This is an optimization exercise on Yosys and OpenROAD, whose aim is small area and a short achievable clock period, not a production implementation. Only simulation tests tie the RTL to the original design; equivalence was not proved. Not every run is shown, and edits may drop behaviour that the tests do not exercise.

**config.mk**
```make
export PLATFORM = sky130hd
export DESIGN_NAME = iir_df_i_ref
export DESIGN_NICKNAME = iir_df_i_ref
export VERILOG_FILES = /design/flow/design.v
export SDC_FILE = /design/flow/constraint.sdc
export NUM_CORES = 4
export LEC_CHECK = 0
export CAP_MARGIN = 20
export CORE_MARGIN = 2
export CORE_UTILIZATION = 40
export SLEW_MARGIN = 20
```
**constraint.sdc**
```tcl
create_clock -name core_clock -period 21.0 [get_ports {clk}]
set_input_delay 4.2000 -clock core_clock [delete_from_list [all_inputs] [get_ports {clk}]]
set_output_delay 4.2000 -clock core_clock [all_outputs]
set_load 0.01 [all_outputs]
```
**design.v**
```verilog
`timescale 1ns / 1ps
module iir_df_i_ref
	#(
		parameter N = 2,							 
		parameter X_WIDTH = 12,					 
		parameter Y_WIDTH = 12,					 
		parameter PRECISION = 32,				 
		parameter COEFF_WIDTH = 16,			 
		parameter Q = 14							 
	)
	(
		 input rst_n,												 
		 input clk,													 
		 input signed [X_WIDTH-1:0] x,						 
		 input [(COEFF_WIDTH*N)-1:0] packed_a_coeffs,	 
		 input [(COEFF_WIDTH*(N+1))-1:0] packed_b_coeffs,	 
		 output signed [Y_WIDTH-1:0] y						 
    );
	reg signed[PRECISION-1:0] x_1 [0:N];					 
	wire signed[PRECISION-1:0] d [0:N];					 
	wire signed [COEFF_WIDTH-1:0] b [0:N];				 
	reg signed[PRECISION-1:0] y_1 [0:N-1];					 
	wire signed[PRECISION-1:0] m [0:N-1];					 
	wire signed [COEFF_WIDTH-1:0] neg_a [0:N-1];			 
	wire signed [PRECISION-1:0] _y;							 
	wire signed [PRECISION-1:0] _y_scaled;				 
	genvar t;
	generate
		for (t = 0; t < (N+1) ; t = t + 1) begin : for_feed_forward_stage
			assign b[t] = packed_b_coeffs[((COEFF_WIDTH*t)+COEFF_WIDTH)-1:COEFF_WIDTH*t];
			if (t == 0) begin : sum_initial
				assign d[t] = x_1[t] * b[t];
			end else begin : sum_cascade
				assign d[t] = d[t-1] + (x_1[t] * b[t]);
			end
		end
		for (t = 0; t < N ; t = t + 1) begin : for_feedback_stage
			assign neg_a[t] = -packed_a_coeffs[((COEFF_WIDTH*t)+COEFF_WIDTH)-1:COEFF_WIDTH*t];
			if (t == 0) begin : sum_initial
				assign m[t] = y_1[t] * neg_a[t];
			end else begin : sum_cascade
				assign m[t] = m[t-1] + (y_1[t] * neg_a[t]);
			end
		end
	endgenerate
	assign _y = d[N] + m[N-1];
	assign _y_scaled = _y >>> Q;
	assign y = _y_scaled[Y_WIDTH-1:0];
	integer i;
	always @(posedge clk or negedge rst_n) begin
		if (!rst_n) begin
			for (i = 0; i < (N+1) ; i = i + 1) begin : ff_delay_line_reset
				x_1[i] <= 0;
			end
			for (i = 0; i < N ; i = i + 1) begin : fb_delay_line_reset
				y_1[i] <= 0;
			end
		end else begin
			y_1[0] <= _y_scaled;
			x_1[0] <= x;
			for (i = 1; i < (N+1) ; i = i + 1) begin : ff_delay_line_cascade
				x_1[i] <= x_1[i-1];
			end
			for (i = 1; i < N ; i = i + 1) begin : fb_delay_line_cascade
				y_1[i] <= y_1[i-1];
			end
		end
	end
endmodule
```
**run.sh**
```bash
#!/bin/bash
# synth_recipe.tcl (not shown) runs the flow's synth.tcl, then flattens the netlist and writes it again
# the make line also repeats each setting of config.mk as NAME=value (left out here)
make -C /OpenROAD-flow-scripts/flow DESIGN_CONFIG=/design/flow/config.mk WORK_HOME=/design/flow/orfs CLKGATE_MAP_FILE= SYNTH_SCRIPT=/design/flow/synth_recipe.tcl finish
```
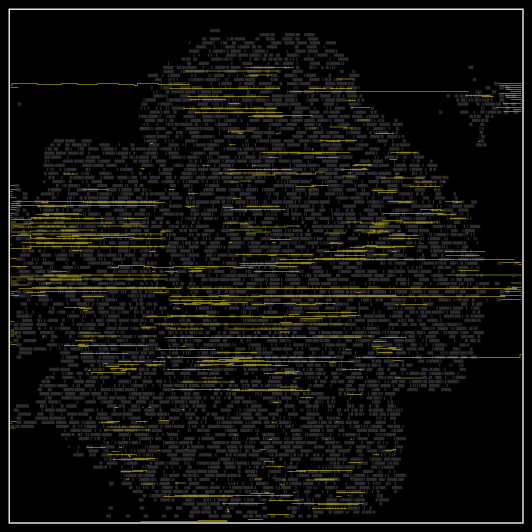
Figure 1: run 1, metal 3.
Scale: 1.5 px per um.
main direction: horizontal
nets with wire on the layer: 311
longest straight run: 218 um
share of all routed wire: 7.1%
wire length on this layer: 8140 um

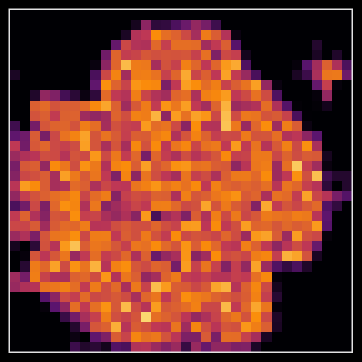
Figure 2: run 1, placement density heat map.
Scale: 1 px per um. 34 x 34 tiles, from black (low) to pale yellow (high), 0 to 100% covered.
tiles over 75% full: 7.1%
nearly empty tiles: 27%
emptiest ninth of the die: north-east
Core ar.: 0.113 mm^2
Starting Density: 40.4%
post-layout util: 43.2%

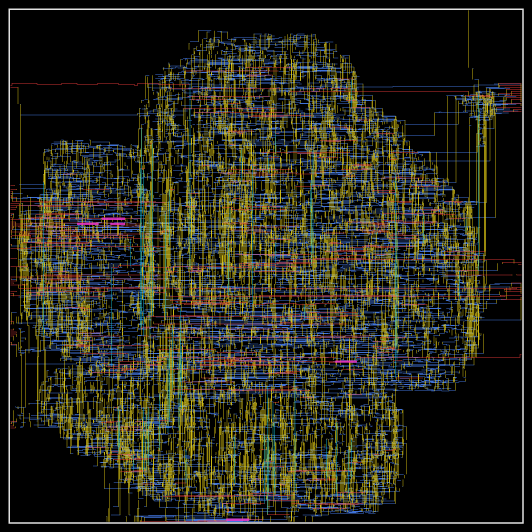
Figure 3: run 1, metal layers overlaid.
Scale: 1.5 px per um.
[M2] yellow | wire length: 52.5 mm
[M3] red | wire length: 8140 um
[M4] cyan | wire length: 2770 um
[M5] magenta | wire length: 61.6 um
[M1] blue | wire length: 51.3 mm

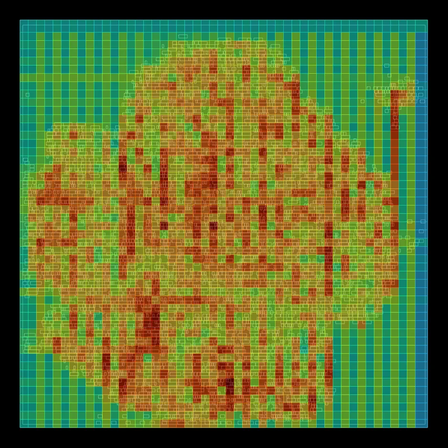
Figure 4: run 1, track usage over the die.
met2 GRT Util: 33.8%
GR peak layer: met2

==> key figures, run 1 <==
Hold path
  – Hold Path Origin: y_1[0][14]$_DFF_PN0_
  – Min-delay worst type: flip-flop to flip-flop
  – Worst hold path cell count: 1
  – Hold endpoint: y_1[1][14]$_DFF_PN0_

Yosys
  – Synthesis-stage register bit count: 72
  – Post-synth top cells: inv_1 (1468), fa_1 (1228), nand2_1 (797)
  – Async set or reset register ratio after synthesis: 100%
  – Syn_nets: 6621
  – Simple-gate share of the synthesized area: 13.7%
  – Leading post-synthesis cells by cell area: fa_1 (54%), inv_1 (12%), ha_1 (9.3%)
  – Syn. warnings: 3
  – XOR/XNOR Fraction of Synth Area: 3.11%
  – Count leader, synth: inv_1
  – Post-synth EDFFs: 0
  – Yosys cell types: 53
  – Post-synthesis cell area: 0.0456 mm^2
  – Post-synthesis mux area share: 0%
  – Ys flop type: dfrtp_1
  – Syn Area/Cell: 9.19 um^2
  – Largest family of logic cells by synthesized area: adder cells
  – Gate Count Post-Synth: 4959

Timing
  – Slew headroom: 29.7%
  – Slew Viols, Final: 0
  – Hold_ws: 636 ps
  – RSZ-0062 raised after global routing: false
  – Final setup margin: 576 ps
  – Final Hold Violating Endpoints: 0
  – Slew at the pin closest to its max-slew limit: 1050 ps
  – Tmin final: 20420 ps
  – Final setup TNS: 0 ps
  – Final period utilization: 97.3%
  – Max Clk Rate: 49.0 MHz

Floorplan
  – Die Y: 342 um
  – Die W: 342 um
  – # IOs: 106
  – Cell Rows: 123
  – Die area: 0.117 mm^2

Global route
  – GR Layer Usage met3: 4.33%
  – GRT Overall Usage: 21.1%
  – Met1 usage: 29.6%
  – Grt ovf: 0
  – First-pass GRT wire length: 192000 um

CTS
  – H-tree Lvls: 3
  – Total CTS buffers: 9
  – TritonCTS Sinks: 72
  – Hold buffers post-CTS: 0
  – CTS tree: yes
  – Post-cts sizing count: 0
  – Clk Latency, worst-skew pair: 400 ps

Critical path
  – Most frequent CP cell: fa_1
  – Worst reg2reg startpoint: x_1[1][11]$_DFF_PN0_
  – Required @ worst endpoint: 16800 ps
  – Crit-path max cell delay: 700 ps
  – Setup Crit Path Kind: input pin to primary output
  – CP max-delay cell: clkdlybuf4s50_1
  – CP endpoint kind: primary output
  – Crit start category: input pin
  – Bufs and invs on worst path: 13

Placed design
  – # port buffers: 105

Finish
  – Area Growth Syn to Fin: 6.95%
  – Layout Cells excl Fill: 6483
  – # nets final: 6639

Detailed routing
  – Drt first pass iters: 5
  – Routed Antenna Nets: 0
  – WL final: 115000 um
  – WL met2: 52500 um
  – Via Count: 31.2k
  – Initial DRC count: 1794
  – Metal1 wirelength: 51300 um
  – Drt wl/cell: 17.7 um

Outcome
  – Run status: finished clean
-- run 1: registers in the layout (all words and copies together), names as in the netlist --
register	cells
x_1	36
y_1	36
-- run 1: layout make-up --
type / instances / area, um^2 / share of cell area [%]
inverter: 1470 / 5520 / 11.3
antenna: 1 / 2.50 / 0.00514
sequential: 72 / 1800 / 3.70
clock inverter: 7 / 77.6 / 0.159
clock buffer: 9 / 225 / 0.462
timing repair buffer: 173 / 1610 / 3.30
tap: 1500 / 1880 / 3.85
multi-input combinational: 3251 / 37600 / 77.2
-- run 1: cell usage in the layout (no fill, tap or decap), drive strengths merged, types with 59 or more instances in the layout --
master	Yosys	final
dfrtp	72	72
nand2	797	797
a21oi	59	59
and2	310	310
clkdlybuf4s50	0	88
nor2	89	89
fa	1228	1228
buf	13	69
ha	340	340
xnor2	123	123
inv	1468	1470
-- run 1: worst max-delay path by stage --
stage	from	endpoint	slack [ps]
2_1_floorplan	packed_b_coeffs[7]	y[10]	2340
3_3_place_gp	packed_b_coeffs[19]	y[11]	290
3_5_place_dp	packed_b_coeffs[19]	y[11]	80
4_1_cts	packed_b_coeffs[19]	y[11]	40
5_1_grt	packed_b_coeffs[37]	y[10]	20
6_report	packed_b_coeffs[35]	y[10]	580
==> run 2: too many edits to list; what changed since run 1 <==
design.v: 69 -> 1415 lines; modules unchanged: 0
  iir_df_i_ref: edited, 68 -> 1414 lines
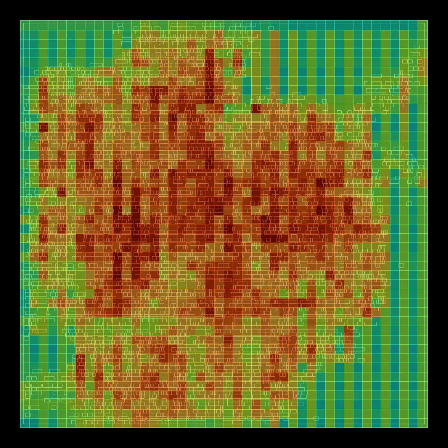
Figure 5: run 2, track usage over the die.
drt wl/cell: 26.8 um
GR Layer Usage met3: 6.48%
post-layout util: 43.0%

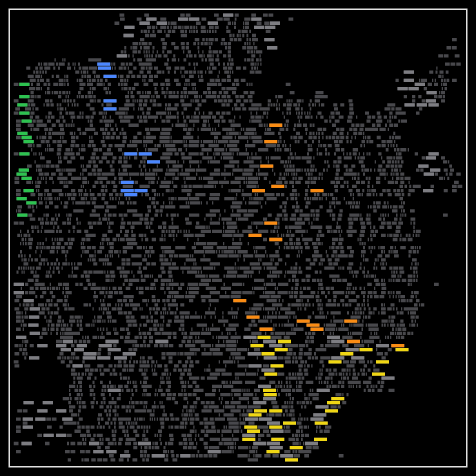
Figure 6: run 2, register map, names as in the netlist.
Scale: 1.5 px per um. Other sequential cells in the stronger grey, the rest of the logic in the fainter grey.
[r1] orange | flops: 18
[x1r] blue | flops: 12
[b2r] green | flops: 16
[csa] yellow | flops: 32 | where: south
not coloured: 108

==> key figures, run 2 <==
Finish
  – Multi-input logic portion of the cell area: 73.8%
  – Most frequent cells in the layout: nand2_1 (490), inv_1 (444), fa_1 (390)
  – Most common cell after layout, fill and taps aside: nand2_1
  – Area occupied by registers: 0.00425 mm^2
  – # nets final: 4869
  – Regs by FF count: csa (32), csb (32), r1 (18)
  – Largest cell class: multi-input combinational cells
  – Area of the multi-input gates: 0.0284 mm^2
  – N_diodes: 1
  – Seq area share: 11.0%
  – Non-clk bufs: 239

Global route
  – GRT Overall Usage: 30.9%
  – First-pass GRT wire length: 215000 um
  – GR peak layer: met2

Floorplan
  – Starting Density: 40.2%
  – Cell Rows: 110
  – Die Y: 304 um
  – Die W: 304 um
  – # IOs: 106

Yosys
  – Ys flop type: dfrtp_1
  – Syn_nets: 5016
  – Post-synth top cells: nand2_1 (490), inv_1 (444), fa_1 (390)
  – Post-synthesis cell area: 0.0360 mm^2
  – Gate Count Post-Synth: 4396
  – Async set or reset register ratio after synthesis: 57.0%
  – Post-synthesis mux area share: 2.48%
  – Yosys cell types: 95
  – Synthesis-stage register bit count: 186

Timing
  – Max Clk Rate: 107 MHz
  – RSZ-0062 raised after global routing: false
  – Slew Viols, Final: 0
  – Tmin final: 9320 ps
  – Final setup TNS: 0 ps

Detailed routing
  – WL met2: 61200 um
  – Via Count: 34.9k

Outcome
  – Run status: finished clean

Placed design
  – # port buffers: 105

Critical path
  – CP endpoint kind: flip-flop
  – CP max-delay cell: or2_1
  – Crit-path max cell delay: 780 ps
  – Most frequent CP cell: fa_1
  – Required @ worst endpoint: 21420 ps
  – Setup Crit Path Kind: flip-flop to flip-flop

CTS
  – Total CTS buffers: 17
-- run 2: through the flow --
stage | hold slack, ps | setup slack, ps | instance area, um^2 | cells
after floorplan | 352 | 13050 | 36000 | 4396
after global placement | 649 | 11960 | 37900 | 5406
after detailed placement | 649 | 11880 | 37900 | 5406
after CTS | 668 | 11830 | 38500 | 5438
after global routing | 663 | 11350 | 38500 | 5438
final | 681 | 11680 | 38500 | 5439
-- run 2: path summary, 6_finish.rpt --
| path | from | endpoint | cells past startpoint |
|---|---|---|---|
| max | csb[19]$_DFF_PN0_ | csb[17]$_DFF_PN0_ | 25 |
| min | x0r[11]$_DFF_PN0_ | x1r[11]$_DFF_PN0_ | 1 |
| max reg2reg | csb[19]$_DFF_PN0_ | csb[17]$_DFF_PN0_ | 25 |
| min reg2reg | x0r[11]$_DFF_PN0_ | x1r[11]$_DFF_PN0_ | 1 |
| max in group asynchronous | rst_n | x1r[0]$_DFF_PN0_ | 2 |
| min in group asynchronous | rst_n | x0r[1]$_DFF_PN0_ | 1 |

-- afterwards: timing with drivers on the ports --
No port has a modelled driver above. Below, the same layouts with a new extraction and two added sets of constraints.
Step 1: set_driving_cell puts a clkbuf_16 on clk and a buf_2 on each other input, an assumption about the parent block.
Step 2 also shifts input and output timing later by t, the mid clock arrival at the registers, as if the neighbouring blocks saw the same clock.
Slacks: ideal ports / drivers / drivers and shift; pairs: ideal ports / drivers.
| run | t, ns | setup slack, ns | cell pins on the clock port's net |
|---|---|---|---|
| run 1 | 0.452 | 0.576 / 0.522 / 0.522 | 1 |
| run 2 | 0.617 | 11.679 / 11.679 / 11.679 | 1 |
After both steps setup and hold are still met in every run listed. For run 1, which loses most, drivers alone change the setup slack by -0.054 ns; drivers and shift together by -0.054 ns.
